From an optimization exercise on the open Yosys and OpenROAD flow, aimed at small area; shortcuts taken in it are not production practice. Where RTL was checked, it was by simulation tests only, not by an equivalence proof against the original. Not every run is shown, and edits may drop behaviour that the tests do not exercise. For run 5, only the layout was checked, not whether the RTL still works. Power and IR-drop figures of this design are not reliable: the tool's default activity estimate is inflated in some of its runs.

**Run 1: IR drop map**

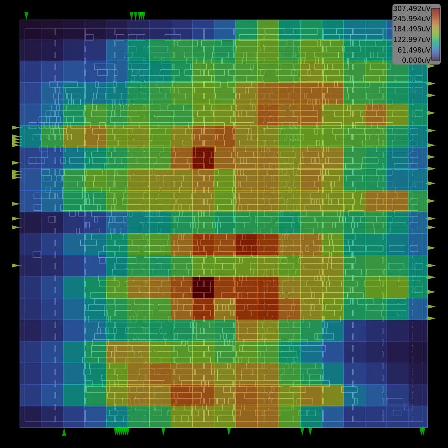
**Run 1: signal wires on met1**

Supply wires on this layer in grey.
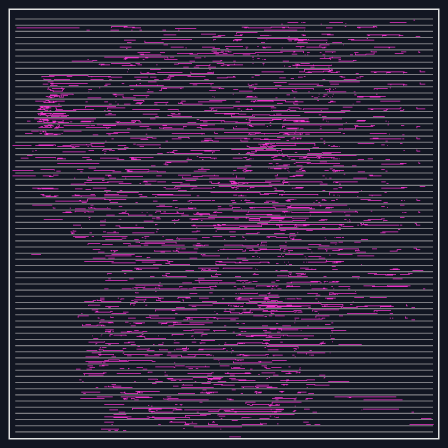
**Run 1: signal wires on met3**

Scale bar: 50 µm. Cells faint in the background.
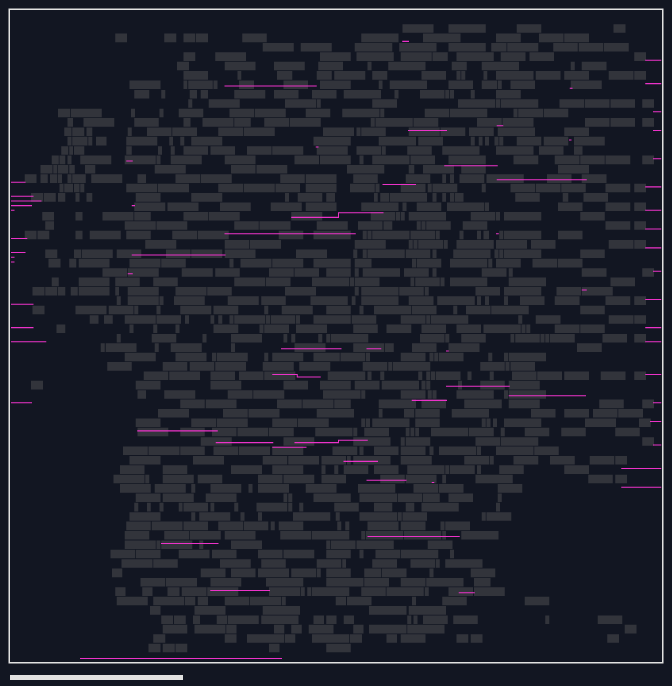
[design/flow/config.mk]
export PLATFORM = sky130hd
export DESIGN_NAME = CicFilter
export DESIGN_NICKNAME = CicFilter
export VERILOG_FILES = /design/flow/design.v
export SDC_FILE = /design/flow/constraint.sdc
export NUM_CORES = 4
export LEC_CHECK = 0
export CAP_MARGIN = 20
export CORE_MARGIN = 2
export CORE_UTILIZATION = 40
export SLEW_MARGIN = 20
[design/flow/constraint.sdc]
create_clock -name core_clock -period 4.0 [get_ports {Clk_i}]
set_input_delay 0.8000 -clock core_clock [delete_from_list [all_inputs] [get_ports {Clk_i}]]
set_output_delay 0.8000 -clock core_clock [all_outputs]
set_load 0.01 [all_outputs]
[design/flow/design.v]
module CicRca
#(
	parameter N = 7
)
(
	input  [N-1:0] A,
	input  [N-1:0] B,
	input          Ci,
	output [N-1:0] S,
	output         Co
);
	wire [N:0] c;
	assign c[0] = Ci;
	genvar i;
	generate
		for (i = 0; i < N; i = i + 1) begin: Bit
			assign S[i]   = A[i] ^ B[i] ^ c[i];
			assign c[i+1] = (A[i] & B[i]) | (c[i] & (A[i] ^ B[i]));
		end
	endgenerate
	assign Co = c[N];
endmodule
module CicFilter
#(
	parameter N = 4,
	parameter M = 1,
	parameter InDataWidth	=	14,
	parameter OutDataWidth	=	32,
	parameter DecimCntWidth	=	7
)
(
	input Clk_i,
	input Rst_i,
	input [2:0]	DecimFactor_i,
	input [InDataWidth-1:0] Data_i,
	input DataNd_i,
	output [OutDataWidth-1:0] Data_o,
	output DataValid_o
);
	wire [2:0] decR = (DecimFactor_i[2:1] == 2'b00) ? 3'd1 : DecimFactor_i;
	reg  [2:0] cnt;
	reg        mode, mode1, mode2;
	reg        dval;
	wire       hit = (cnt == (mode ? decR : 3'd4));
	wire       en0 = ~mode | (cnt == decR);
	reg [3:1] en;
	always @(posedge Clk_i or posedge Rst_i) begin
		if (Rst_i) begin
			cnt   <= 3'd0;
			mode  <= 1'b0;
			mode1 <= 1'b0;
			mode2 <= 1'b0;
			dval  <= 1'b0;
		end else begin
			if (DataNd_i) begin
				if (hit) begin
					cnt  <= 3'd1;
					mode <= 1'b1;
				end else begin
					cnt  <= cnt + 3'd1;
				end
			end
			mode1 <= mode;
			mode2 <= mode1;
			dval  <= en[3] & mode2;
		end
	end
	always @(posedge Clk_i) en <= {en[2:1], en0};
	wire [3:0] enc = {en[3], en[2], en[1], en0};
	assign DataValid_o = dval;
	wire [13:0] gx = DataNd_i ? Data_i : 14'd0;
	wire [25:0] xop;
	assign xop[6:0] = {gx[6], gx[5], gx[4], gx[3], gx[2], gx[1], gx[0]};
	reg [6:0] xd1;   
	assign xop[13:7] = {xd1[6], xd1[5], xd1[4], xd1[3], xd1[2], xd1[1], xd1[0]};
	reg [0:0] xd2;   
	assign xop[19:14] = {xd2[0], xd2[0], xd2[0], xd2[0], xd2[0], xd2[0]};
	reg [0:0] xd3;   
	assign xop[25:20] = {xd3[0], xd3[0], xd3[0], xd3[0], xd3[0], xd3[0]};
	always @(posedge Clk_i or posedge Rst_i) begin
		if (Rst_i) begin
			xd1 <= 7'd0;
			xd2 <= 1'd0;
			xd3 <= 1'd0;
		end else begin
			xd1 <= gx[13:7];
			xd2 <= {xd1[6]};
			xd3 <= {xd2[0]};
		end
	end
	reg  [25:0] a0;
	wire [25:0] a0_n;
	reg  [3:1] ka0;
	wire [3:0] ka0_o;
	CicRca #(7) add_a0_0 (.A(a0[6:0]), .B(xop[6:0]), .Ci(1'b0), .S(a0_n[6:0]), .Co(ka0_o[0]));
	CicRca #(7) add_a0_1 (.A(a0[13:7]), .B(xop[13:7]), .Ci(ka0[1]), .S(a0_n[13:7]), .Co(ka0_o[1]));
	CicRca #(6) add_a0_2 (.A(a0[19:14]), .B(xop[19:14]), .Ci(ka0[2]), .S(a0_n[19:14]), .Co(ka0_o[2]));
	CicRca #(6) add_a0_3 (.A(a0[25:20]), .B(xop[25:20]), .Ci(ka0[3]), .S(a0_n[25:20]), .Co(ka0_o[3]));
	reg  [25:0] a1;
	wire [25:0] a1_n;
	reg  [3:1] ka1;
	wire [3:0] ka1_o;
	CicRca #(7) add_a1_0 (.A(a1[6:0]), .B(a0[6:0]), .Ci(1'b0), .S(a1_n[6:0]), .Co(ka1_o[0]));
	CicRca #(7) add_a1_1 (.A(a1[13:7]), .B(a0[13:7]), .Ci(ka1[1]), .S(a1_n[13:7]), .Co(ka1_o[1]));
	CicRca #(6) add_a1_2 (.A(a1[19:14]), .B(a0[19:14]), .Ci(ka1[2]), .S(a1_n[19:14]), .Co(ka1_o[2]));
	CicRca #(6) add_a1_3 (.A(a1[25:20]), .B(a0[25:20]), .Ci(ka1[3]), .S(a1_n[25:20]), .Co(ka1_o[3]));
	reg  [25:0] a2;
	wire [25:0] a2_n;
	reg  [3:1] ka2;
	wire [3:0] ka2_o;
	CicRca #(7) add_a2_0 (.A(a2[6:0]), .B(a1[6:0]), .Ci(1'b0), .S(a2_n[6:0]), .Co(ka2_o[0]));
	CicRca #(7) add_a2_1 (.A(a2[13:7]), .B(a1[13:7]), .Ci(ka2[1]), .S(a2_n[13:7]), .Co(ka2_o[1]));
	CicRca #(6) add_a2_2 (.A(a2[19:14]), .B(a1[19:14]), .Ci(ka2[2]), .S(a2_n[19:14]), .Co(ka2_o[2]));
	CicRca #(6) add_a2_3 (.A(a2[25:20]), .B(a1[25:20]), .Ci(ka2[3]), .S(a2_n[25:20]), .Co(ka2_o[3]));
	reg  [25:0] a3;
	wire [25:0] a3_n;
	reg  [3:1] ka3;
	wire [3:0] ka3_o;
	CicRca #(7) add_a3_0 (.A(a3[6:0]), .B(a2[6:0]), .Ci(1'b0), .S(a3_n[6:0]), .Co(ka3_o[0]));
	CicRca #(7) add_a3_1 (.A(a3[13:7]), .B(a2[13:7]), .Ci(ka3[1]), .S(a3_n[13:7]), .Co(ka3_o[1]));
	CicRca #(6) add_a3_2 (.A(a3[19:14]), .B(a2[19:14]), .Ci(ka3[2]), .S(a3_n[19:14]), .Co(ka3_o[2]));
	CicRca #(6) add_a3_3 (.A(a3[25:20]), .B(a2[25:20]), .Ci(ka3[3]), .S(a3_n[25:20]), .Co(ka3_o[3]));
	always @(posedge Clk_i or posedge Rst_i) begin
		if (Rst_i) begin
			a0 <= 26'd0;
			ka0 <= 3'd0;
			a1 <= 26'd0;
			ka1 <= 3'd0;
			a2 <= 26'd0;
			ka2 <= 3'd0;
			a3 <= 26'd0;
			ka3 <= 3'd0;
		end else begin
			a0 <= a0_n;
			ka0 <= ka0_o[2:0];
			a1 <= a1_n;
			ka1 <= ka1_o[2:0];
			a2 <= a2_n;
			ka2 <= ka2_o[2:0];
			a3 <= a3_n;
			ka3 <= ka3_o[2:0];
		end
	end
	wire [25:0] u = a3;
	reg  [25:0] s1, s2, s3, s4, y;
	wire [25:0] s1_n, s2_n, s3_n, y_n;
	wire [25:0] u4, u2;
	assign u4[6:0] = {u[4], u[3], u[2], u[1], u[0], 1'b0, 1'b0};
	assign u2[6:0] = {u[5], u[4], u[3], u[2], u[1], u[0], 1'b0};
	assign u4[13:7] = {u[11], u[10], u[9], u[8], u[7], s4[6], s4[5]};
	assign u2[13:7] = {u[12], u[11], u[10], u[9], u[8], u[7], s4[6]};
	assign u4[19:14] = {u[17], u[16], u[15], u[14], s4[13], s4[12]};
	assign u2[19:14] = {u[18], u[17], u[16], u[15], u[14], s4[13]};
	assign u4[25:20] = {u[23], u[22], u[21], u[20], s4[19], s4[18]};
	assign u2[25:20] = {u[24], u[23], u[22], u[21], u[20], s4[19]};
	wire [25:0] cs_s = s3 ^ u4 ^ u2;
	wire [25:0] cs_c = (s3 & u4) | (s3 & u2) | (u4 & u2);
	reg  [3:1] kcs;   
	wire [25:0] cs_cs;   
	assign cs_cs[6:0] = {cs_c[5:0], 1'b0};
	assign cs_cs[13:7] = {cs_c[12:7], kcs[1]};
	assign cs_cs[19:14] = {cs_c[18:14], kcs[2]};
	assign cs_cs[25:20] = {cs_c[24:20], kcs[3]};
	reg  [3:1] ky;
	wire [3:0] ky_o;
	reg  [3:1] ks1;
	wire [3:0] ks1_o;
	reg  [3:1] ks2;
	wire [3:0] ks2_o;
	reg  [3:1] ks3;
	wire [3:0] ks3_o;
	CicRca #(7) add_y_0  (.A(u[6:0]), .B(s1[6:0]), .Ci(1'b0), .S(y_n[6:0]), .Co(ky_o[0]));
	CicRca #(7) add_s1_0 (.A(s2[6:0]), .B(~u4[6:0]), .Ci(1'b1), .S(s1_n[6:0]), .Co(ks1_o[0]));
	CicRca #(7) add_s2_0 (.A(cs_s[6:0]), .B(cs_cs[6:0]), .Ci(1'b0), .S(s2_n[6:0]), .Co(ks2_o[0]));
	CicRca #(7) add_s3_0 (.A(s4[6:0]), .B(~u4[6:0]), .Ci(1'b1), .S(s3_n[6:0]), .Co(ks3_o[0]));
	CicRca #(7) add_y_1  (.A(u[13:7]), .B(s1[13:7]), .Ci(ky[1]), .S(y_n[13:7]), .Co(ky_o[1]));
	CicRca #(7) add_s1_1 (.A(s2[13:7]), .B(~u4[13:7]), .Ci(ks1[1]), .S(s1_n[13:7]), .Co(ks1_o[1]));
	CicRca #(7) add_s2_1 (.A(cs_s[13:7]), .B(cs_cs[13:7]), .Ci(ks2[1]), .S(s2_n[13:7]), .Co(ks2_o[1]));
	CicRca #(7) add_s3_1 (.A(s4[13:7]), .B(~u4[13:7]), .Ci(ks3[1]), .S(s3_n[13:7]), .Co(ks3_o[1]));
	CicRca #(6) add_y_2  (.A(u[19:14]), .B(s1[19:14]), .Ci(ky[2]), .S(y_n[19:14]), .Co(ky_o[2]));
	CicRca #(6) add_s1_2 (.A(s2[19:14]), .B(~u4[19:14]), .Ci(ks1[2]), .S(s1_n[19:14]), .Co(ks1_o[2]));
	CicRca #(6) add_s2_2 (.A(cs_s[19:14]), .B(cs_cs[19:14]), .Ci(ks2[2]), .S(s2_n[19:14]), .Co(ks2_o[2]));
	CicRca #(6) add_s3_2 (.A(s4[19:14]), .B(~u4[19:14]), .Ci(ks3[2]), .S(s3_n[19:14]), .Co(ks3_o[2]));
	CicRca #(6) add_y_3  (.A(u[25:20]), .B(s1[25:20]), .Ci(ky[3]), .S(y_n[25:20]), .Co(ky_o[3]));
	CicRca #(6) add_s1_3 (.A(s2[25:20]), .B(~u4[25:20]), .Ci(ks1[3]), .S(s1_n[25:20]), .Co(ks1_o[3]));
	CicRca #(6) add_s2_3 (.A(cs_s[25:20]), .B(cs_cs[25:20]), .Ci(ks2[3]), .S(s2_n[25:20]), .Co(ks2_o[3]));
	CicRca #(6) add_s3_3 (.A(s4[25:20]), .B(~u4[25:20]), .Ci(ks3[3]), .S(s3_n[25:20]), .Co(ks3_o[3]));
	always @(posedge Clk_i) begin
		ky <= ky_o[2:0];
		ks1 <= ks1_o[2:0];
		ks2 <= ks2_o[2:0];
		ks3 <= ks3_o[2:0];
		kcs <= {cs_c[19], cs_c[13], cs_c[6]};
		y <= y_n;
		if (enc[0]) begin
			s1[6:0] <= s1_n[6:0];
			s2[6:0] <= s2_n[6:0];
			s3[6:0] <= s3_n[6:0];
			s4[6:0] <= u[6:0];
		end
		if (enc[1]) begin
			s1[13:7] <= s1_n[13:7];
			s2[13:7] <= s2_n[13:7];
			s3[13:7] <= s3_n[13:7];
			s4[13:7] <= u[13:7];
		end
		if (enc[2]) begin
			s1[19:14] <= s1_n[19:14];
			s2[19:14] <= s2_n[19:14];
			s3[19:14] <= s3_n[19:14];
			s4[19:14] <= u[19:14];
		end
		if (enc[3]) begin
			s1[25:20] <= s1_n[25:20];
			s2[25:20] <= s2_n[25:20];
			s3[25:20] <= s3_n[25:20];
			s4[25:20] <= u[25:20];
		end
	end
	reg [6:0] yd0_1;
	reg [6:0] yd0_2;
	reg [6:0] yd0_3;
	always @(posedge Clk_i) begin
		yd0_1 <= y[6:0];
		yd0_2 <= yd0_1;
		yd0_3 <= yd0_2;
	end
	reg [6:0] yd1_1;
	reg [6:0] yd1_2;
	always @(posedge Clk_i) begin
		yd1_1 <= y[13:7];
		yd1_2 <= yd1_1;
	end
	reg [5:0] yd2_1;
	always @(posedge Clk_i) begin
		yd2_1 <= y[19:14];
	end
	wire [25:0] yo = {y[25:20], yd2_1, yd1_2, yd0_3};
	assign Data_o = {{(OutDataWidth-26){yo[25]}}, yo};
endmodule
[design/flow/run.sh]
#!/bin/bash
# synth_recipe.tcl (not shown) runs the flow's synth.tcl, then flattens the netlist and writes it again
# the make line also repeats each setting of config.mk as NAME=value (left out here)
make -C /OpenROAD-flow-scripts/flow DESIGN_CONFIG=/design/flow/config.mk WORK_HOME=/design/flow/orfs CLKGATE_MAP_FILE= SYNTH_SCRIPT=/design/flow/synth_recipe.tcl finish
==> parameters.txt, run 1 <==
Parameter                              Value

Outcome
  Result of the run  no timing/DRC/antenna violations

Finish
  Leading cell type in the layout, fill and taps excluded    sky130_fd_sc_hd__fa_1
  Number of multi-input combinational cells    279
  Register Area    8130 µm²
  Clock buffers and inverters, area share    0.0710
  Layout Cells excl Fill    1370
  Largest area class, layout    registers
  Most frequent cells in the layout    209 x sky130_fd_sc_hd__fa_1, 196 x sky130_fd_sc_hd__inv_1, 132 x sky130_fd_sc_hd__dfrtp_1
  Synth-to-layout area growth    16.1%
  Fraction of final layout cells sized beyond drive strength 1    0.0738
  Layout buffering overhead excluding clock cells    0.0384
  Number of antenna repair diodes    0
  Multi-input combinational area share    0.297
  Area taken by multi-input logic gates    4720 µm²
  Sequential cell area share    0.512
  Non-clock buffer total of the final layout    63
  Num sequential    321
  Summed area of non-filler cells in the final layout    15900 µm²
  Number of fillers in the final layout    2889
  Post-layout nets    1136
  Non-clock inverter count in the final layout    197
  Number of clock buffers in the layout    55
  Core Util, Final    0.473

Min path
  Hold Startpoint    yd1_1[6]$_DFF_P_
  Number of cells on the worst hold path    0
  Worst hold path class    flop to flop
  Worst Hold Endpoint    yd1_2[6]$_DFF_P_

Floorplan
  Initial standard-cell utilization of the core    0.407
  # IOs    53
  Horizontal extent of the die    189 µm
  Chip Height    189 µm
  Number of placement rows    67
  Tap Count    448
  Area of the core region    33600 µm²
  Die area    35700 µm²

Timing
  Worst-case headroom to the max-slew limit    0.457
  Minimum hold slack    0.319 ns
  Final critical-path required period    3.75 ns
  Slew at the pin closest to its max-slew limit    0.815 ns
  Slew Viols, Final    0
  Final cycle utilization of the critical path    0.937
  Worst clock skew    0.0102 ns
  Setup_tns    0 ns
  RSZ-0062 raised after global routing    no
  Maximum operating frequency    267 MHz
  Setup-failing EPs final    0
  Endpoints failing hold    0
  PnR worst setup slack    0.250 ns

Placement
  Detailed placement HPWL    11.7 mm
  Routability-driven placement congestion ratio    0.687
  Placed instance count    1307
  Buffers on Ports    52
  Instance area after placement    14800 µm²
  Worst-case setup slack after placement    -0.00176 ns

Routing
  Remaining number of nets flagged by the antenna check after routing    0
  Routed wire length    16.2 mm
  1st-pass router iterations    4
  Number of violations reported at the end of detailed-routing iteration 0    156
  Detailed-route DRC error count    0
  Detailed-route via count    5507
  Wire length per cell    11.8 µm
  Average vias per placed instance    4.02

Worst setup path
  Arrival time of the worst setup path    3.99 ns
  Combined buffer and inverter count along the critical path    4
  Critical path, cell by cell    fa_1, inv_1, fa_1, fa_1, fa_1, inv_1, fa_1, inv_1, fa_1, inv_1, fa_1, fa_1
  Capturing instance or port of the critical path    s2[13]$_DFFE_PP_
  Longest individual stage delay on the worst path    0.52 ns
  Kind of cell with the highest combined delay on the critical path    adder cells
  Critical path depth    12
  Critical path's most frequent cell    sky130_fd_sc_hd__fa_1
  WP data required    4.24 ns
  R2r worst-path depth    12
  Category of the worst setup path capture point    flop
  Type of the setup path with the least slack    flop to flop
  Endpoint of the most critical register-to-register path    s2[13]$_DFFE_PP_
  Worst-path maximum fanout    3
  Reg2reg setup slack    0.25 ns
  Crit Reg-Reg Startpoint    s4[5]$_DFFE_PP_
  Nature of the critical path startpoint    flop
  Slowest CP cell    sky130_fd_sc_hd__fa_1
  Crit path launch    s4[5]$_DFFE_PP_

Logic synthesis
  Dominant cell type by area after synthesis    sky130_fd_sc_hd__fa_1
  Post-Synth XOR/XNOR Area    0.0128
  Count of mapped cells out of synthesis    811
  Number of nets produced by synthesis    1050
  Number of register bits inferred by synthesis    321
  Number of flops mapped to enable cells by yosys    104
  Dominant combinational cell family by area after synthesis    adder cells
  Async SR Flop Fraction    0.411
  Average instance area after synthesis    16.9 µm²
  Warnings from Yosys    1
  Top_reg_cell synth    sky130_fd_sc_hd__dfrtp_1
  Adder-cell area share of the yosys netlist    0.315
  Post-synthesis simple-gate area fraction    0.0111
  Sequential fraction of the synthesis area    0.594
  Share of the synthesized area in the top cell type    0.306
  Post-synthesis cell type count    26
  Multiplexer share of the synthesized area    0.00146
  Area fraction in compound gates after synthesis    0.00457
  Leading cell types by total area after synthesis    sky130_fd_sc_hd__fa_1 31%, sky130_fd_sc_hd__dfrtp_1 24%, sky130_fd_sc_hd__edfxtp_1 23%
  Mapped Area    13700 µm²

Clock network
  Deepest level of the CTS H-tree    2
  Clock buffer count from CTS    35
  Clock Latency Late Sink    0.50 ns
  CTS tree    done
  CTS max path bufs    3
  Sink Count    321
  CTS Root Cell    sky130_fd_sc_hd__clkbuf_16
  Clock input transition at the sequential cells of the worst setup and hold paths    0.06 ns
  Number of buffers inserted to repair setup after CTS    0
  Post-cts repair resize count    0
  CTS Hold Buffers Added    0

Global route
  Number of global-route vias before repair    6027
  Grt total ovfl    0
  Global-route usage over all layers    0.103
  First-pass GRT wire length    29.3 mm
  Number of antenna violations at the first check in global routing    0
  Largest net degree at the start of global routing    68

Run
  Reported max-cap violation count    0
Back to the opening pictures, 'IR drop map':

Back to the opening pictures, 'signal wires on met1':
longest straight run = 54.7 µm
nets with wire on the layer = 1062

Back to the opening pictures, 'signal wires on met3':
main direction = horizontal
wire length on this layer = 632 µm
share of all routed wire = 3.9%
nets with wire on the layer = 39
longest straight run = 58.2 µm

## run 1: per-layer routing
metal | vias to the layer above | share of wire | GRT usage
li1 | 2591 | - | -
met1 | 2802 | 0.48 | 0.155
met2 | 78 | 0.45 | 0.147
met3 | 36 | 0.039 | 0.0224
met4 | 0 | 0.027 | 0.0403
met5 | - | 0 | 0
## run 1: cells in the mapped netlist, types with 3 or more instances
| master | number |
|---|---|
| sky130_fd_sc_hd__fa_1 | 209 |
| sky130_fd_sc_hd__inv_1 | 197 |
| sky130_fd_sc_hd__dfrtp_1 | 132 |
| sky130_fd_sc_hd__edfxtp_1 | 104 |
| sky130_fd_sc_hd__dfxtp_1 | 85 |
| sky130_fd_sc_hd__xnor2_1 | 18 |
| sky130_fd_sc_hd__and2_1 | 13 |
| sky130_fd_sc_hd__buf_4 | 12 |
| sky130_fd_sc_hd__ha_1 | 10 |
| sky130_fd_sc_hd__nand2_1 | 8 |
| sky130_fd_sc_hd__nor2_1 | 3 |
## Run 2: what changed since run 1
--- a/design/flow/config.mk
+++ b/design/flow/config.mk
@@ -9,3 +9,4 @@
 export CORE_MARGIN = 2
 export CORE_UTILIZATION = 40
+export CTS_BUF_LIST = sky130_fd_sc_hd__clkbuf_4
 export SLEW_MARGIN = 20
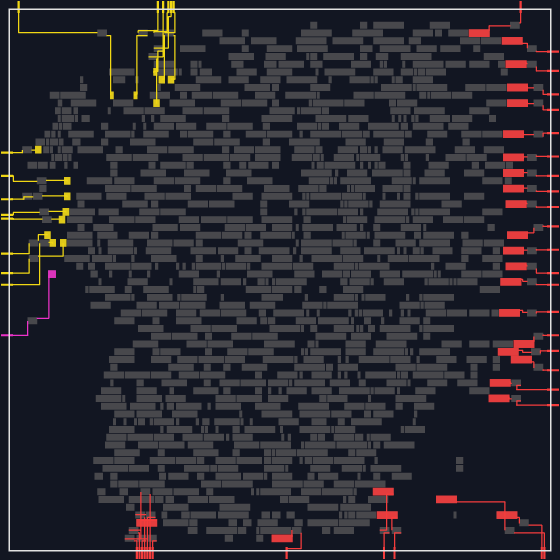
**Above:** run 2 (wires at chosen ports, followed through buffers).
magenta -> Rst_i  # direction input, end cells 1, buffers 1, wire 29.8 µm
red -> Data_o  # direction output, end cells 26, buffers 32, wire 370 µm
yellow -> Data_i  # direction input, end cells 14, buffers 14, wire 362 µm

==> run 2 against run 1 <==
Synthesized area did not move; largest cell class unchanged; global-route usage rose by 0.43 points; highest routed layer unchanged; critical endpoint unchanged; non-clock buffer count did not move; sequential share of layout area barely moved; cell count rose by 6.6%; die area did not move; critical path depth did not move; via count rose by 6.1%; cell area barely moved.
==> parameters.txt, run 2 <==
Parameter                              Value

Finish
  Most frequent cells in the layout    209 x sky130_fd_sc_hd__fa_1, 196 x sky130_fd_sc_hd__inv_1, 143 x sky130_fd_sc_hd__clkbuf_4
  Summed area of non-filler cells in the final layout    15900 µm²
  Core Util, Final    0.473
  Fraction of final layout cells sized beyond drive strength 1    0.161
  Layout Cells excl Fill    1461
  Post-layout nets    1184
  Number of fillers in the final layout    2942
  Synth-to-layout area growth    16.2%
  Leading cell type in the layout, fill and taps excluded    sky130_fd_sc_hd__fa_1

Timing
  Endpoints failing hold    0
  Slew at the pin closest to its max-slew limit    0.825 ns
  Slew Viols, Final    0
  RSZ-0062 raised after global routing    no
  Maximum operating frequency    264 MHz
  Setup-failing EPs final    0
  Minimum hold slack    0.306 ns
  Setup_tns    0 ns
  Final cycle utilization of the critical path    0.945
  Final critical-path required period    3.78 ns
  PnR worst setup slack    0.219 ns
  Worst clock skew    0.0487 ns
  Worst-case headroom to the max-slew limit    0.450

Global route
  Largest net degree at the start of global routing    68
  First-pass GRT wire length    30.2 mm
  Number of global-route vias before repair    6462
  Number of antenna violations at the first check in global routing    2
  Global-route usage over all layers    0.107
  Grt total ovfl    0

Logic synthesis
  Warnings from Yosys    1
  Async SR Flop Fraction    0.411
  Count of mapped cells out of synthesis    811
  Mapped Area    13700 µm²
  Dominant cell type by area after synthesis    sky130_fd_sc_hd__fa_1
  Average instance area after synthesis    16.9 µm²
  Sequential fraction of the synthesis area    0.594
  Number of register bits inferred by synthesis    321
  Most used standard cells in the synthesized netlist    209 x sky130_fd_sc_hd__fa_1, 197 x sky130_fd_sc_hd__inv_1, 132 x sky130_fd_sc_hd__dfrtp_1, 104 x sky130_fd_sc_hd__edfxtp_1, 85 x sky130_fd_sc_hd__dfxtp_1
  Most frequent cell after synthesis    sky130_fd_sc_hd__fa_1
  Post-synthesis cell type count    26
  Leading cell types by total area after synthesis    sky130_fd_sc_hd__fa_1 31%, sky130_fd_sc_hd__dfrtp_1 24%, sky130_fd_sc_hd__edfxtp_1 23%
  Top_reg_cell synth    sky130_fd_sc_hd__dfrtp_1
  Number of nets produced by synthesis    1050
  Share of the synthesized area in the top cell type    0.306
  Number of flops mapped to enable cells by yosys    104

Floorplan
  Horizontal extent of the die    189 µm
  # IOs    53
  Initial standard-cell utilization of the core    0.407
  Area of the core region    33600 µm²
  Number of placement rows    67
  Chip Height    189 µm
  Die area    35700 µm²

Worst setup path
  WP data required    4.40 ns
  Longest individual stage delay on the worst path    0.52 ns
  Crit Reg-Reg Startpoint    s4[5]$_DFFE_PP_
  Slowest CP cell    sky130_fd_sc_hd__fa_1
  Critical path depth    12
  Critical path's most frequent cell    sky130_fd_sc_hd__fa_1
  Nature of the critical path startpoint    flop
  Combined buffer and inverter count along the critical path    4
  Endpoint of the most critical register-to-register path    s2[13]$_DFFE_PP_
  R2r worst-path depth    12
  Kind of cell with the highest combined delay on the critical path    adder cells
  Type of the setup path with the least slack    flop to flop
  Arrival time of the worst setup path    4.19 ns
  Reg2reg setup slack    0.22 ns
  Category of the worst setup path capture point    flop
  Capturing instance or port of the critical path    s2[13]$_DFFE_PP_
  Critical path, cell by cell    fa_1, inv_1, fa_1, fa_1, fa_1, inv_1, fa_1, inv_1, fa_1, inv_1, fa_1, fa_1
  Worst-path maximum fanout    3
  Crit path launch    s4[5]$_DFFE_PP_

Placement
  Placed instance count    1307
  Buffers on Ports    52
  Detailed placement HPWL    11.7 mm
  Instance area after placement    14800 µm²
  Worst-case setup slack after placement    -0.00176 ns
  Routability-driven placement congestion ratio    0.687

Outcome
  Result of the run  no timing/DRC/antenna violations

Min path
  Number of cells on the worst hold path    0
  Worst Hold Endpoint    yd0_2[6]$_DFF_P_
  Hold Startpoint    yd0_1[6]$_DFF_P_
  Worst hold path class    flop to flop

Routing
  Wire length per cell    11.4 µm
  Routed wire length    16.7 mm
  Detailed-route via count    5845
  Average vias per placed instance    4.00
  1st-pass router iterations    4
  Number of violations reported at the end of detailed-routing iteration 0    145
  Detailed-route DRC error count    0
  Remaining number of nets flagged by the antenna check after routing    0

Clock network
  CTS tree    done
  Clock input transition at the sequential cells of the worst setup and hold paths    0.07 ns
  Clock Latency Late Sink    0.67 ns
  Sink Count    321
  CTS Root Cell    sky130_fd_sc_hd__clkbuf_4
  Clock buffer count from CTS    83
  Deepest level of the CTS H-tree    3
  CTS max path bufs    3
  CTS Hold Buffers Added    0

Run
  Reported max-cap violation count    0
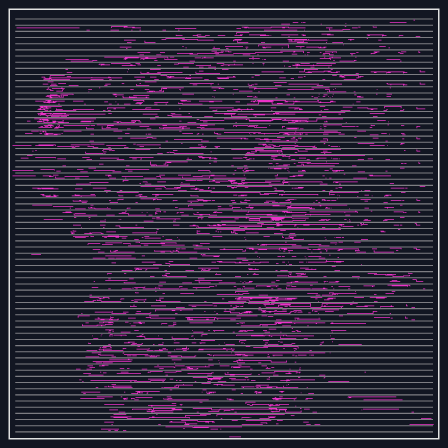
**Above:** run 2 (signal wires on met1).
Supply wires on this layer in grey.
nets with wire on the layer = 1108
longest straight run = 54.7 µm
wire length on this layer = 7710 µm

run 2: layout make-up:
type,count,area [µm²],area share
inverter,197,743,0.0467
timing repair buffer,63,611,0.0384
sequential,321,8130,0.511
clock inverter,8,62.6,0.00393
antenna,2,5.00,0.000315
multi-input combinational,279,4720,0.297
tap,448,561,0.0352
clock buffer,143,1070,0.0675
run 2: what timing repair did:
| action | in CTS | in global routing |
|---|---|---|
| buffers inserted | 0 | 1 |
| setup endpoints to repair | 0 | 1 |
| gates resized for setup | 0 | 0 |
run 2: cell families after synthesis:
logic type,count (synthesis),synth area share
compound gates,9,0.00457
flops,321,0.594
mux,2,0.00146
simple gates,29,0.0111
fa+ha+maj,219,0.315
buf+inv,211,0.0612
xor+xnor,20,0.0128
run 2: routing by layer:
layer,routed length (µm),up-vias,GRT usage
li1,-,2745,-
met1,7710,2927,0.152
met2,7380,120,0.145
met3,1060,53,0.0371
met4,512,0,0.0592
met5,0,-,0
## Run 3: what changed since run 2
--- a/design/flow/config.mk
+++ b/design/flow/config.mk
@@ -9,4 +9,6 @@
 export CORE_MARGIN = 2
 export CORE_UTILIZATION = 40
-export CTS_BUF_LIST = sky130_fd_sc_hd__clkbuf_4
+export CTS_BUF_LIST = sky130_fd_sc_hd__clkbuf_16
+export CTS_CLUSTER_DIAMETER = 100
+export CTS_CLUSTER_SIZE = 30
 export SLEW_MARGIN = 20
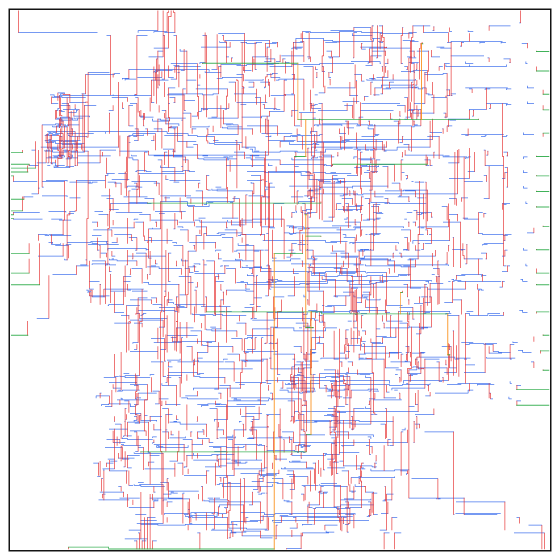
**Above:** run 3 (routed metal, one colour a layer).
orange -> met4  # wire length 267 µm
blue -> met1  # wire length 7650 µm
red -> met2  # wire length 7370 µm
green -> met3  # wire length 575 µm

==> run 3 against run 2 <==
Still clean; fmax is 0.33% higher; cell count shrank 8.8%; register-to-register slack about the same; core utilization shrank 2.1 points; clock skew fell by 0.032 ns.
==> parameters.txt, run 3 <==
Parameter                              Value

Logic synthesis
  Dominant cell type by area after synthesis    sky130_fd_sc_hd__fa_1
  Number of nets produced by synthesis    1050
  Sequential fraction of the synthesis area    0.594
  Number of register bits inferred by synthesis    321
  Most used standard cells in the synthesized netlist    209 x sky130_fd_sc_hd__fa_1, 197 x sky130_fd_sc_hd__inv_1, 132 x sky130_fd_sc_hd__dfrtp_1, 104 x sky130_fd_sc_hd__edfxtp_1, 85 x sky130_fd_sc_hd__dfxtp_1
  Count of mapped cells out of synthesis    811
  Leading cell types by total area after synthesis    sky130_fd_sc_hd__fa_1 31%, sky130_fd_sc_hd__dfrtp_1 24%, sky130_fd_sc_hd__edfxtp_1 23%
  Number of flops mapped to enable cells by yosys    104
  Async SR Flop Fraction    0.411
  Share of the synthesized area in the top cell type    0.306
  Post-synthesis cell type count    26
  Top_reg_cell synth    sky130_fd_sc_hd__dfrtp_1
  Warnings from Yosys    1
  Most frequent cell after synthesis    sky130_fd_sc_hd__fa_1

Worst setup path
  Reg2reg setup slack    0.23 ns
  Nature of the critical path startpoint    flop
  WP data required    4.25 ns
  Capturing instance or port of the critical path    s2[13]$_DFFE_PP_
  Critical path depth    12
  Critical path's most frequent cell    sky130_fd_sc_hd__fa_1
  Arrival time of the worst setup path    4.02 ns
  R2r worst-path depth    12
  Combined buffer and inverter count along the critical path    4
  Type of the setup path with the least slack    flop to flop
  Critical path, cell by cell    fa_1, inv_1, fa_1, fa_1, fa_1, inv_1, fa_1, inv_1, fa_1, inv_1, fa_1, fa_1
  Endpoint of the most critical register-to-register path    s2[13]$_DFFE_PP_
  Worst-path maximum fanout    4
  Slowest CP cell    sky130_fd_sc_hd__fa_1
  Crit path launch    s4[5]$_DFFE_PP_
  Kind of cell with the highest combined delay on the critical path    adder cells
  Crit Reg-Reg Startpoint    s4[5]$_DFFE_PP_

Global route
  Global-route usage over all layers    0.0991
  Grt total ovfl    0
  First-pass GRT wire length    28.6 mm
  Met3 Resource Use GR    0.0163
  Largest net degree at the start of global routing    68
  Global-route layer with the greatest usage    met1
  Met2 GRT Util    0.146
  Number of antenna violations at the first check in global routing    0
  Met1 track demand over resource    0.154
  Number of global-route vias before repair    5768

Routing
  Detailed-route via count    5372
  1st-pass router iterations    4
  Top routing layer in use    met4
  M1 WL    7.65 mm
  Number of violations reported at the end of detailed-routing iteration 0    204
  Detailed-route DRC error count    0
  Wire length per cell    11.9 µm
  WL met3    574 µm
  Average vias per placed instance    4.03

Placement
  Buffers on Ports    52
  Routability-driven placement congestion ratio    0.687
  Instance area after placement    14800 µm²
  Placed instance count    1307
  Worst-case setup slack after placement    -0.00176 ns
  Detailed placement HPWL    11.7 mm

Timing
  Maximum operating frequency    265 MHz
  Final critical-path required period    3.77 ns
  Minimum hold slack    0.336 ns
  Slew at the pin closest to its max-slew limit    0.830 ns
  Slew Viols, Final    0
  Endpoints failing hold    0
  Worst-case headroom to the max-slew limit    0.446
  Setup-failing EPs final    0
  Setup_tns    0 ns
  RSZ-0062 raised after global routing    no
  Final cycle utilization of the critical path    0.942

Finish
  Summed area of non-filler cells in the final layout    15200 µm²
  Most frequent cells in the layout    209 x sky130_fd_sc_hd__fa_1, 203 x sky130_fd_sc_hd__inv_1, 132 x sky130_fd_sc_hd__dfrtp_1
  Area taken by multi-input logic gates    4720 µm²
  Register Area    8130 µm²
  Post-layout nets    1116
  Number of fillers in the final layout    2953
  Fraction of final layout cells sized beyond drive strength 1    0.0384
  Number of antenna repair diodes    0
  Synth-to-layout area growth    11.0%
  Leading cell type in the layout, fill and taps excluded    sky130_fd_sc_hd__fa_1

Clock network
  Clock buffer count from CTS    14
  CTS Root Cell    sky130_fd_sc_hd__clkbuf_16
  CTS tree    done
  CTS Hold Buffers Added    0
  Clock input transition at the sequential cells of the worst setup and hold paths    0.11 ns
  CTS max path bufs    3
  Sink Count    321
  Deepest level of the CTS H-tree    1

Run
  Reported max-cap violation count    0

Floorplan
  # IOs    53
  Area of the core region    33600 µm²
  Initial standard-cell utilization of the core    0.407
  Chip Height    189 µm
  Number of placement rows    67
  Die area    35700 µm²
  Horizontal extent of the die    189 µm

Outcome
  Result of the run  no timing/DRC/antenna violations

Min path
  Hold Startpoint    yd0_2[3]$_DFF_P_
  Worst Hold Endpoint    yd0_3[3]$_DFF_P_
  Number of cells on the worst hold path    0
  Worst hold path class    flop to flop
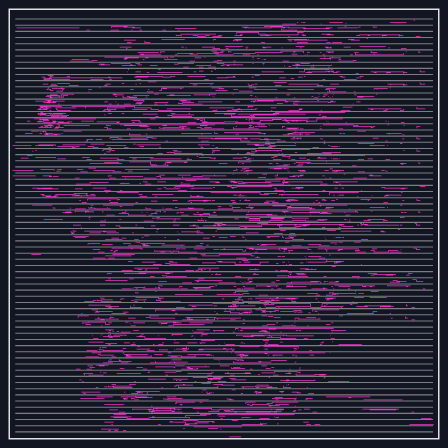
**Above:** run 3 (signal wires on met1).
Supply wires on this layer in grey.
main direction = horizontal
share of all routed wire = 48%

run 3: cell counts after synthesis:
No cell type changed its count.
run 3: cells by family (layout without fill, tap and decap cells):
family          count (synthesis)  count (layout)  synth area share
xor+xnor                       20              20            0.0128
buf+inv                       211             285            0.0612
simple gates                   29              29            0.0111
fa+ha+maj                     219             219             0.315
compound gates                  9               9           0.00457
flops                         321             321             0.594
mux                             2               2           0.00146
run 3: layout make-up:
type                       count  share of cell area
sequential                   321               0.535
multi-input combinational    279               0.311
inverter                     197              0.0489
timing repair buffer          64              0.0407
tap                          448              0.0369
clock buffer                  15              0.0247
clock inverter                 9             0.00264
run 3: timing repair:
action,CTS,global route
gates resized for setup,0,0
buffers inserted,0,2
endpoints found under the setup margin,0,1
## Run 4: what changed since run 3
--- a/design/flow/config.mk
+++ b/design/flow/config.mk
@@ -9,6 +9,6 @@
 export CORE_MARGIN = 2
 export CORE_UTILIZATION = 40
-export CTS_BUF_LIST = sky130_fd_sc_hd__clkbuf_16
-export CTS_CLUSTER_DIAMETER = 100
-export CTS_CLUSTER_SIZE = 30
+export CTS_BUF_LIST = sky130_fd_sc_hd__clkbuf_8
+export CTS_CLUSTER_DIAMETER = 60
+export CTS_CLUSTER_SIZE = 18
 export SLEW_MARGIN = 20
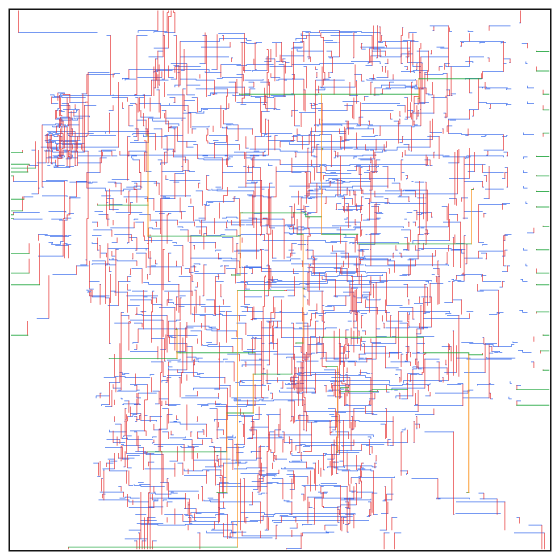
**Above:** run 4 (routed metal, one colour a layer).
blue -> met1  # wire length 7650 µm
orange -> met4  # wire length 390 µm
red -> met2  # wire length 7200 µm
green -> met3  # wire length 641 µm

==> run 4 against run 3 <==
Synthesized cell count did not move; die area did not move; register-to-register slack improved by 0.02 ns; highest routed layer unchanged; via count rose by 2.2%.
==> parameters.txt, run 4 <==
Parameter                              Value

Worst setup path
  Capturing instance or port of the critical path    s2[13]$_DFFE_PP_
  Longest individual stage delay on the worst path    0.52 ns
  Reg2reg setup slack    0.25 ns
  Type of the setup path with the least slack    flop to flop
  WP data required    4.32 ns
  Worst-path maximum fanout    3
  Category of the worst setup path capture point    flop
  Nature of the critical path startpoint    flop
  Combined buffer and inverter count along the critical path    4
  Critical path, cell by cell    fa_1, inv_1, fa_1, fa_1, fa_1, inv_1, fa_1, inv_1, fa_1, inv_1, fa_1, fa_1
  Slowest CP cell    sky130_fd_sc_hd__fa_1

Finish
  Clock buffers and inverters, area share    0.0400
  Fraction of final layout cells sized beyond drive strength 1    0.0670
  Number of fillers in the final layout    2938
  Leading cell type in the layout, fill and taps excluded    sky130_fd_sc_hd__fa_1
  Register Area    8130 µm²
  Num sequential    321
  Number of antenna repair diodes    0
  Most frequent cells in the layout    209 x sky130_fd_sc_hd__fa_1, 201 x sky130_fd_sc_hd__inv_1, 132 x sky130_fd_sc_hd__dfrtp_1
  Synth-to-layout area growth    12.4%
  Summed area of non-filler cells in the final layout    15400 µm²
  Sequential cell area share    0.529
  Post-layout nets    1128
  Layout Cells excl Fill    1358
  Number of multi-input combinational cells    279
  Number of clock buffers in the layout    27
  Layout buffering overhead excluding clock cells    0.0397

Global route
  Largest net degree at the start of global routing    68
  Global-route usage over all layers    0.0995
  Grt total ovfl    0
  Number of antenna violations at the first check in global routing    0
  Number of global-route vias before repair    5890

Clock network
  Clock Latency Late Sink    0.57 ns
  Deepest level of the CTS H-tree    1
  Sink Count    321
  CTS Root Cell    sky130_fd_sc_hd__clkbuf_8
  Clock input transition at the sequential cells of the worst setup and hold paths    0.10 ns
  CTS Hold Buffers Added    0
  Clock buffer count from CTS    27
  CTS tree    done

Floorplan
  Initial standard-cell utilization of the core    0.407
  Tap Count    448
  Horizontal extent of the die    189 µm
  # IOs    53
  Number of placement rows    67
  Die area    35700 µm²

Timing
  Setup_tns    0 ns
  Minimum hold slack    0.328 ns
  Worst clock skew    0.0241 ns
  Worst-case headroom to the max-slew limit    0.449
  Slew Viols, Final    0
  Final cycle utilization of the critical path    0.937
  Slew at the pin closest to its max-slew limit    0.827 ns
  Setup-failing EPs final    0
  RSZ-0062 raised after global routing    no
  Endpoints failing hold    0

Run
  Reported max-cap violation count    0

Routing
  Routed wire length    15.9 mm
  Remaining number of nets flagged by the antenna check after routing    0
  1st-pass router iterations    4
  Detailed-route DRC error count    0
  Number of violations reported at the end of detailed-routing iteration 0    207
  Average vias per placed instance    4.04
  Detailed-route via count    5492

Outcome
  Result of the run  no timing/DRC/antenna violations

Logic synthesis
  Dominant cell type by area after synthesis    sky130_fd_sc_hd__fa_1
  Post-synthesis cell type count    26
  Dominant combinational cell family by area after synthesis    adder cells
  Most frequent cell after synthesis    sky130_fd_sc_hd__fa_1
  Average instance area after synthesis    16.9 µm²
  Number of nets produced by synthesis    1050
  Async SR Flop Fraction    0.411
  Post-synthesis simple-gate area fraction    0.0111
  Adder-cell area share of the yosys netlist    0.315
  Area fraction in compound gates after synthesis    0.00457
  Sequential fraction of the synthesis area    0.594
  Post-Synth XOR/XNOR Area    0.0128
  Warnings from Yosys    1
  Number of flops mapped to enable cells by yosys    104

Min path
  Hold Startpoint    y[14]$_DFF_P_
  Worst hold path class    flop to flop
  Number of cells on the worst hold path    0

Placement
  Buffers on Ports    52
  Detailed placement HPWL    11.7 mm
  Placed instance count    1307
  Worst-case setup slack after placement    -0.00176 ns
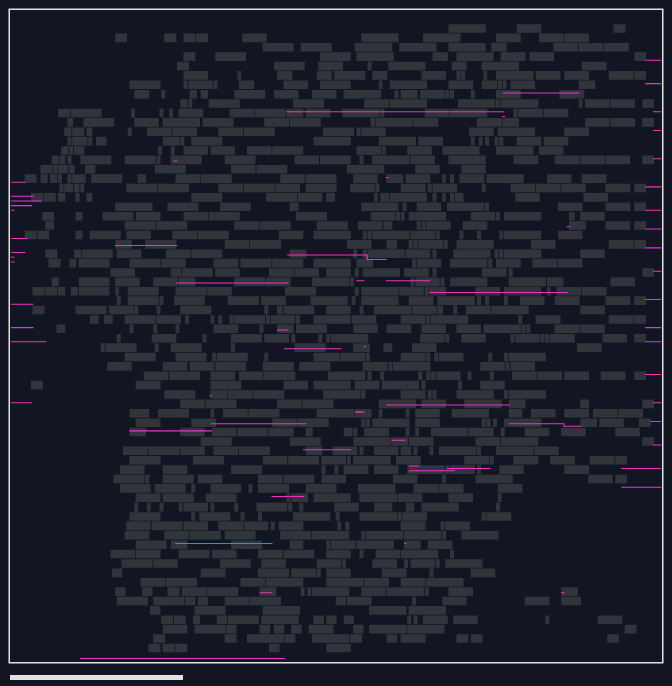
**Above:** run 4 (signal wires on met3).
Scale bar: 50 µm. Cells faint in the background.
main direction = horizontal
longest straight run = 62.8 µm
share of all routed wire = 4.0%

run 4: changes by cell type in the layout (fill, tap and decap cells not counted), moves of 2 or more:
cell / delta
sky130_fd_sc_hd__clkbuf_8: +27
sky130_fd_sc_hd__clkbuf_16: -15
sky130_fd_sc_hd__bufinv_16: +3
sky130_fd_sc_hd__clkinvlp_4: +3
sky130_fd_sc_hd__clkinv_2: +2
sky130_fd_sc_hd__clkinv_4: +2
sky130_fd_sc_hd__inv_1: -2
sky130_fd_sc_hd__inv_8: +2
run 4: per-layer routing:
layer / global-route usage / share of wire / vias to the layer above
li1: - / - / 2569
met1: 0.155 / 0.48 / 2818
met2: 0.142 / 0.45 / 73
met3: 0.0180 / 0.040 / 32
met4: 0.0313 / 0.024 / 0
met5: 0 / 0 / -
run 4: repair_timing:
| action | 4_1_cts | 5_1_grt |
|---|---|---|
| setup endpoints to repair | 0 | 1 |
| resized for setup | 0 | 0 |
| buffers inserted | 0 | 1 |
## Run 5: files that changed since run 4, shown whole
==> design/flow/design.v <==
`timescale 1ns / 1ps
module IntFilterBlock 
#(	
	parameter OutDataWidth = 18
)
(
	input Clk_i,
	input Rst_i,
	input [OutDataWidth-1:0] Data_i,
	input DataNd_i,
	output [OutDataWidth-1:0] Data_o,
	output DataValid_o
);
	reg [OutDataWidth-1:0] outAcc;
	reg outVal;
	assign Data_o = outAcc;
	assign DataValid_o = outVal;
	always @(posedge Clk_i or posedge Rst_i) begin
		if (Rst_i) begin
			outAcc <= {OutDataWidth{1'b0}};
			outVal <= 1'b0;
		end else begin
			if (DataNd_i) begin
				outAcc <= outAcc+Data_i;
				outVal <= 1'b1;
			end else begin
				outAcc <= {OutDataWidth{1'b0}};
				outVal <= 1'b0;
			end 
		end
	end
endmodule
`timescale 1ns / 1ps
module DecimBlock
#(	
	parameter OutDataWidth = 18,
	parameter DecimCntWidth = 7
)
(
	input Clk_i,
	input Rst_i,
	input [2:0]	DecimFactor_i,
	input [OutDataWidth-1:0] Data_i,
	input DataVal_i,
	output [OutDataWidth-1:0] Data_o,
	output DataVal_o
);
	reg [DecimCntWidth-1:0] decimCnt;
	reg [2:0] decimFactor;
	assign Data_o = Data_i;
	assign DataVal_o = DataVal_i? (decimCnt == 0):1'b0;
	always	@(posedge Clk_i or posedge Rst_i)	begin
		if	(Rst_i) begin
			decimFactor <= 3'd1;
		end else begin
			if (DecimFactor_i <= 3'd1)	begin
				decimFactor <= 3'd1;
			end else begin
				decimFactor <= DecimFactor_i;
			end
		end
	end
	always @(posedge Clk_i or posedge Rst_i) begin
		if (Rst_i) begin
			decimCnt <= {DecimCntWidth{1'b0}};
		end else begin
			if (DataVal_i) begin
				if (decimCnt == decimFactor-1) begin
					decimCnt <= {DecimCntWidth{1'b0}};
				end else begin
					decimCnt <= decimCnt+7'd1;
				end
			end else begin
				decimCnt <= {DecimCntWidth{1'b0}};
			end
		end
	end
endmodule
`timescale 1ns / 1ps
module CombFilterBlock 
#(
	parameter	M=4,
	parameter	OutDataWidth	=	18
)
(
	input Clk_i,
	input Rst_i,
	input [OutDataWidth-1:0] Data_i,
	input DataNd_i,
	output [OutDataWidth-1:0] Data_o,
	output DataValid_o
);
	reg signed	[OutDataWidth-1:0] sumResult;
	reg	dataValid;
	reg	signed	[OutDataWidth-1:0] delData [M-1:0];
	assign Data_o = sumResult;
	assign DataValid_o = dataValid;
	genvar i;
	generate 
		for (i=0; i<M; i=i+1) begin: DelayGen
			always @(posedge Clk_i or posedge Rst_i) begin
				if (Rst_i) begin
					delData [i] <= {OutDataWidth{1'b0}};
				end else if (DataNd_i) begin
					if (i==0) begin
						delData [i] <= Data_i;
					end	else	begin
						delData [i] <= delData[i-1];
					end
				end
			end
		end
	endgenerate 
	always @(posedge Clk_i or posedge Rst_i) begin
		if (Rst_i) begin
			sumResult <= {OutDataWidth{1'b0}};
			dataValid <= 1'b0;
		end else begin
			if (DataNd_i) begin
				sumResult <= Data_i-delData[M-1];
				dataValid <= 1'b1;
			end else begin
				dataValid <= 1'b0;
			end
		end
	end
endmodule
`timescale 1ns / 1ps
module CicFilter
#(
	parameter N = 4,	 
	parameter M = 1,	 
	parameter InDataWidth	=	14,
	parameter OutDataWidth	=	32,
	parameter DecimCntWidth	=	7
)
(
	input Clk_i,
	input Rst_i,
	input [2:0]	DecimFactor_i,
	input [InDataWidth-1:0] Data_i,
	input DataNd_i,
	output [OutDataWidth-1:0] Data_o,
	output DataValid_o
);
	localparam	ExtendBitNum	=	OutDataWidth-InDataWidth;
	wire	[OutDataWidth-1:0]	adcExtData	=	{{ExtendBitNum{Data_i[InDataWidth-1]}},Data_i};
	wire	[OutDataWidth-1:0]	inData	[N-1:0];
	wire	[OutDataWidth-1:0]	intFilteredData	[N-1:0];
	wire	intFilteredDataValid	[N-1:0];
	wire	intDataVal	[N-1:0];
	wire	[OutDataWidth-1:0]	decimIntData;
	wire	decimIntDataValid;
	wire	[OutDataWidth-1:0]	combFilteredData	[N-1:0];
	wire	[OutDataWidth-1:0]	combInData	[N-1:0];
	wire	combDataVal	[N-1:0];
	wire	combFilteredDataVal	[N-1:0];
	assign	Data_o	=	combFilteredData[N-1];
	assign	DataValid_o	=	combFilteredDataVal[N-1];
genvar i,j;
generate 
	for (i=0; i<N; i=i+1)	begin: IntFilterGen
		assign	inData	[i]		=	(i==0)?adcExtData:intFilteredData[i-1];
		assign	intDataVal[i]	=	(i==0)?DataNd_i:intFilteredDataValid[i-1];
		IntFilterBlock 
		#(	
			.OutDataWidth	(OutDataWidth)
		)
		IntFilterBlock
		(
			.Clk_i			(Clk_i),
			.Rst_i			(Rst_i),
			.Data_i			(inData[i]),
			.DataNd_i		(intDataVal[i]),
			.Data_o			(intFilteredData[i]),
			.DataValid_o	(intFilteredDataValid[i])
		);
	end	
	DecimBlock
	#(	
		.OutDataWidth	(OutDataWidth),
		.DecimCntWidth	(DecimCntWidth)
	)
	DecimBlock
	(
		.Clk_i			(Clk_i),
		.Rst_i			(Rst_i),
		.DecimFactor_i	(DecimFactor_i),
		.Data_i			(intFilteredData[N-1]),
		.DataVal_i		(intFilteredDataValid[N-1]),
		.Data_o			(decimIntData),
		.DataVal_o		(decimIntDataValid)
	);
	for (j=0; j<N; j=j+1)	begin: CombFilterGen
		assign	combInData	[j]	=	(j==0)?decimIntData:combFilteredData[j-1];
		assign	combDataVal	[j]	=	(j==0)?decimIntDataValid:combFilteredDataVal[j-1];
		CombFilterBlock 
		#(	
			.M(M),
			.OutDataWidth	(OutDataWidth)
		)
		CombFilterBlock
		(
			.Clk_i			(Clk_i),
			.Rst_i			(Rst_i),
			.Data_i			(combInData[j]),
			.DataNd_i		(combDataVal[j]),
			.Data_o			(combFilteredData[j]),
			.DataValid_o	(combFilteredDataVal[j])
		);
	end
endgenerate
endmodule
==> design/flow/config.mk <==
export PLATFORM = sky130hd
export DESIGN_NAME = CicFilter
export DESIGN_NICKNAME = CicFilter
export VERILOG_FILES = /design/flow/design.v
export SDC_FILE = /design/flow/constraint.sdc
export NUM_CORES = 4
export LEC_CHECK = 0
export CAP_MARGIN = 20
export CORE_MARGIN = 2
export CORE_UTILIZATION = 40
export SLEW_MARGIN = 20
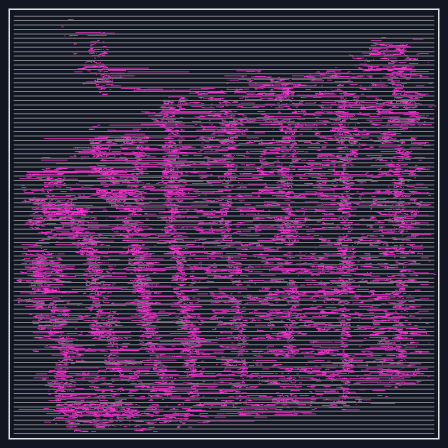
**Above:** run 5 (signal wires on met1).
Supply wires on this layer in grey.
routed wire length: 58.2 mm
met1 track demand over resource: 0.203
detailed-route via count: 20800

==> run 5 against run 4 <==
Still clean; cell area grew 94%; clock skew rose by 0.0069 ns; synthesized cell count increased to 3.6 times the previous value; count of clock-buffer cells in the layout increased by 42; critical endpoint is now CombFilterGen[1].CombFilterBlock.sumResult[26]$_DFFE_PP0P_; highest routed layer unchanged.
==> parameters.txt, run 5 <==
Parameter                              Value

Outcome
  Result of the run  no timing/DRC/antenna violations

Run
  Reported max-cap violation count    0

Worst setup path
  Crit Reg-Reg Startpoint    CombFilterGen[0].CombFilterBlock.sumResult[0]$_DFFE_PP0P_
  Type of the setup path with the least slack    flop to flop
  Category of the worst setup path capture point    flop
  Reg2reg setup slack    0.48 ns
  Critical path, cell by cell    inv_1, ha_1, fa_1, nand2b_1, a21boi_0, o21ai_0, a22oi_1, a211oi_1, o31a_1, o31ai_2, xor2_1, mux2_2
  Worst-path maximum fanout    5
  Longest individual stage delay on the worst path    0.45 ns
  Critical path depth    12
  Capturing instance or port of the critical path    CombFilterGen[1].CombFilterBlock.sumResult[26]$_DFFE_PP0P_
  Nature of the critical path startpoint    flop
  Endpoint of the most critical register-to-register path    CombFilterGen[1].CombFilterBlock.sumResult[26]$_DFFE_PP0P_
  WP data required    4.48 ns
  Crit path launch    CombFilterGen[0].CombFilterBlock.sumResult[0]$_DFFE_PP0P_
  Combined buffer and inverter count along the critical path    1

Global route
  Global-route layer with the greatest usage    met2
  First-pass GRT wire length    100 mm
  Largest net degree at the start of global routing    99
  Grt total ovfl    0

Timing
  Slew at the pin closest to its max-slew limit    0.900 ns
  Maximum operating frequency    284 MHz
  Endpoints failing hold    0
  RSZ-0062 raised after global routing    no
  Worst clock skew    0.0309 ns
  Final critical-path required period    3.52 ns
  PnR worst setup slack    0.478 ns

Floorplan
  Area of the core region    65900 µm²
  Tap Count    864
  Chip Height    262 µm
  Horizontal extent of the die    262 µm

Routing
  Wire length per cell    15.0 µm
  M1 WL    25.5 mm
  Detailed-route DRC error count    0
  1st-pass router iterations    5
  Sum of met2 wire segment lengths after detailed routing    29.1 mm
  Number of violations reported at the end of detailed-routing iteration 0    1146
  Remaining number of nets flagged by the antenna check after routing    0
  Top routing layer in use    met4

Min path
  Worst hold path class    flop to flop
  Worst Hold Endpoint    CombFilterGen[3].CombFilterBlock.sumResult[15]$_DFFE_PP0P_
  Number of cells on the worst hold path    2

Finish
  Clock buffers and inverters, area share    0.0556
  Register Area    10100 µm²
  Number of clock buffers in the layout    69
  Summed area of non-filler cells in the final layout    29800 µm²
  Area taken by multi-input logic gates    15500 µm²
  Number of antenna repair diodes    0
  Largest area class, layout    multi-input gates
  Num sequential    402
  Sequential cell area share    0.338
  Number of fillers in the final layout    6293
  Synth-to-layout area growth    11.8%
  Non-clock buffer total of the final layout    74

Logic synthesis
  Count of mapped cells out of synthesis    2955
  Sequential fraction of the synthesis area    0.377
  Leading cell types by total area after synthesis    sky130_fd_sc_hd__dfrtp_1 38%, sky130_fd_sc_hd__ha_1 12%, sky130_fd_sc_hd__o21ai_0 4.9%
  Top_reg_cell synth    sky130_fd_sc_hd__dfrtp_1
  Number of register bits inferred by synthesis    402
  Number of nets produced by synthesis    3234
  Most frequent cell after synthesis    sky130_fd_sc_hd__dfrtp_1
  Number of flops mapped to enable cells by yosys    0

Clock network
  Clock Latency Late Sink    0.60 ns
  CTS max path bufs    3
  Clock input transition at the sequential cells of the worst setup and hold paths    0.06 ns
  CTS tree    done
  Deepest level of the CTS H-tree    2
  CTS Root Cell    sky130_fd_sc_hd__clkbuf_16
  Post-cts repair resize count    0
  CTS Hold Buffers Added    0

Placement
  Buffers on Ports    52
  Detailed placement HPWL    43.8 mm
  Instance area after placement    28100 µm²
  Routability-driven placement congestion ratio    0.867
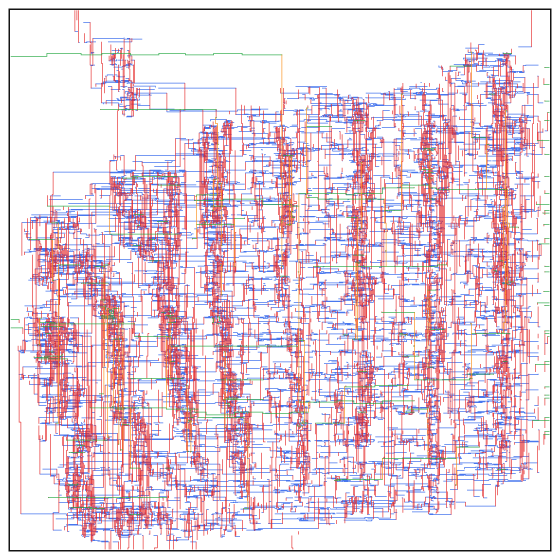
**Above:** run 5 (routed metal, one colour a layer).
red -> met2  # wire length 29.1 mm
blue -> met1  # wire length 25.5 mm
orange -> met4  # wire length 1800 µm
green -> met3  # wire length 1840 µm

run 5: changes by cell type in the layout (fill, tap and decap cells not counted), sizes merged, moves of 67 or more:
cell / before / now
a21o: 1 / 149
a21oi: 2 / 215
dfrtp: 132 / 401
dfxtp: 85 / 0
edfxtp: 104 / 0
fa: 209 / 8
ha: 10 / 251
mux2: 0 / 68
nand2: 8 / 304
nor2: 3 / 153
o21ai: 2 / 264
xnor2: 18 / 114
xor2: 2 / 69
run 5: through the flow:
stage               hold slack (ns)  utilization  TNS [ns]  instances
floorplan                     0.352            -   -888.11       2955
global placement              0.469        0.427         0       3794
detailed placement            0.476        0.427         0       3794
CTS                           0.490        0.452         0       3882
global route                  0.500        0.452         0       3882
finish                        0.484        0.452         0       3882
run 5: cell families after synthesis:
kind of cell	synth area share
and+or+nand+nor	0.150
buffers and inverters	0.0422
AOI/OAI and AO/OA	0.211
adders and majority gates	0.124
xor gates and xnor gates	0.0601
DFF	0.377
muxes	0.0355
run 5: worst min-delay path, delay by kind of cell, from the launching register on:
kind,cells,cell delay (ns)
AOI/OAI and AO/OA,1,0.05
DFF,1,0.34
and+or+nand+nor,1,0.05

## Gallery

Signal wires on met3.
shot_01.png
Scale bar: 100 µm. Cells faint in the background.
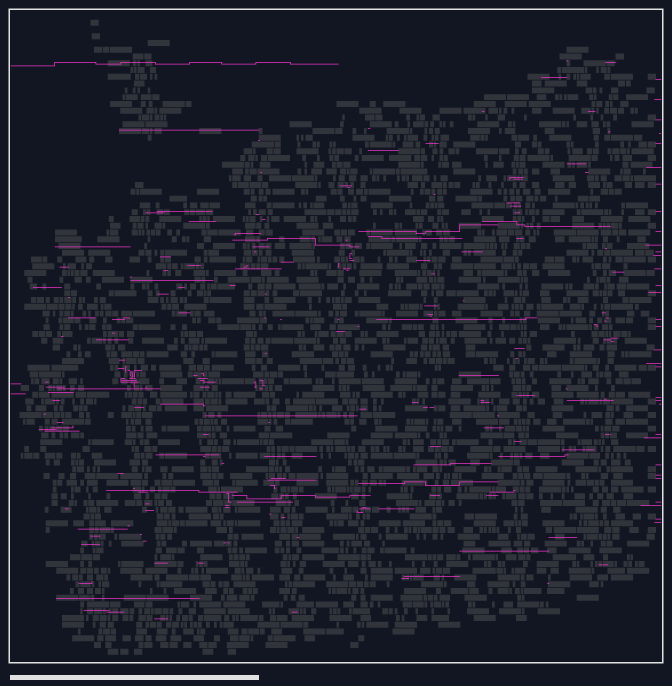
shot_02.png
Scale bar: 50 µm. Cells faint in the background.
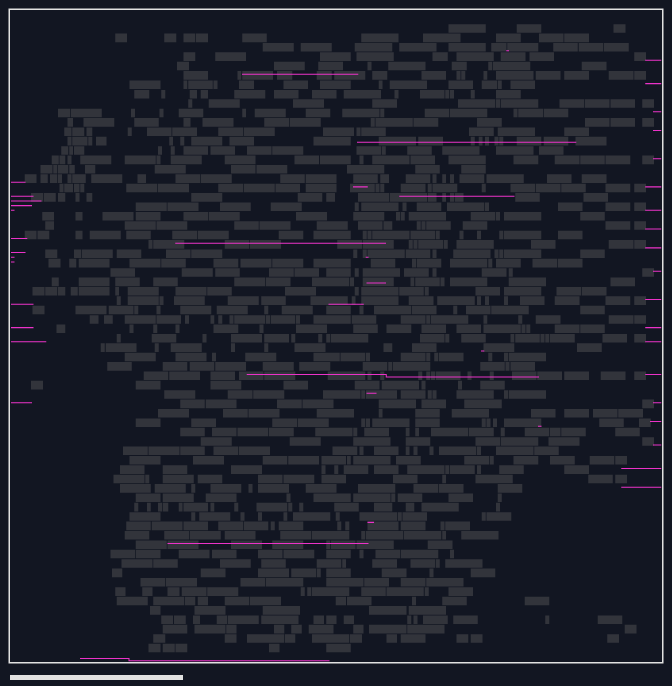
run 3: shot_02.png
run 5: shot_01.png

Key to shot_01.png:
nets with wire on the layer = 150
share of all routed wire = 3.2%
longest straight run = 61.2 µm
main direction = horizontal
wire length on this layer = 1840 µm

-- static timing again, ports no longer ideal --
How much do the figures lean on ideal ports? The routed layouts below were timed once more, with nothing changed but the port constraints. Step 1, drivers: a clkbuf_16 drives Clk_i and a buf_2 each remaining input, both assumed. Step 2 moves the port delays by t, midway between the first and last clock arrival at a register: inputs arrive t later, outputs are due t later. That takes back most of the time a late clock gives input paths. Three values: no drivers, after step 1, after step 2; two values: the first two.
run | t, ns | slack for setup (ns) | worst setup path at the end | worst data-port slew with drivers (ns) | pins driven straight from the clock port
run 1 | 0.538 | 0.250 / 0.250 / 0.041 | input to register | 0.04 | 1
run 2 | 0.703 | 0.219 / 0.219 / 0.054 | input to register | 0.04 | 1
run 3 | 0.540 | 0.231 / 0.231 / 0.041 | input to register | 0.04 | 1
run 4 | 0.600 | 0.252 / 0.252 / 0.053 | input to register | 0.04 | 1
run 5 | 0.647 | 0.478 / 0.478 / 0.123 | input to register | 0.04 | 1
After both steps setup and hold are still met in every run listed. For run 5, which loses most, drivers alone change the setup slack by 0.000 ns; drivers and shift together by -0.355 ns.
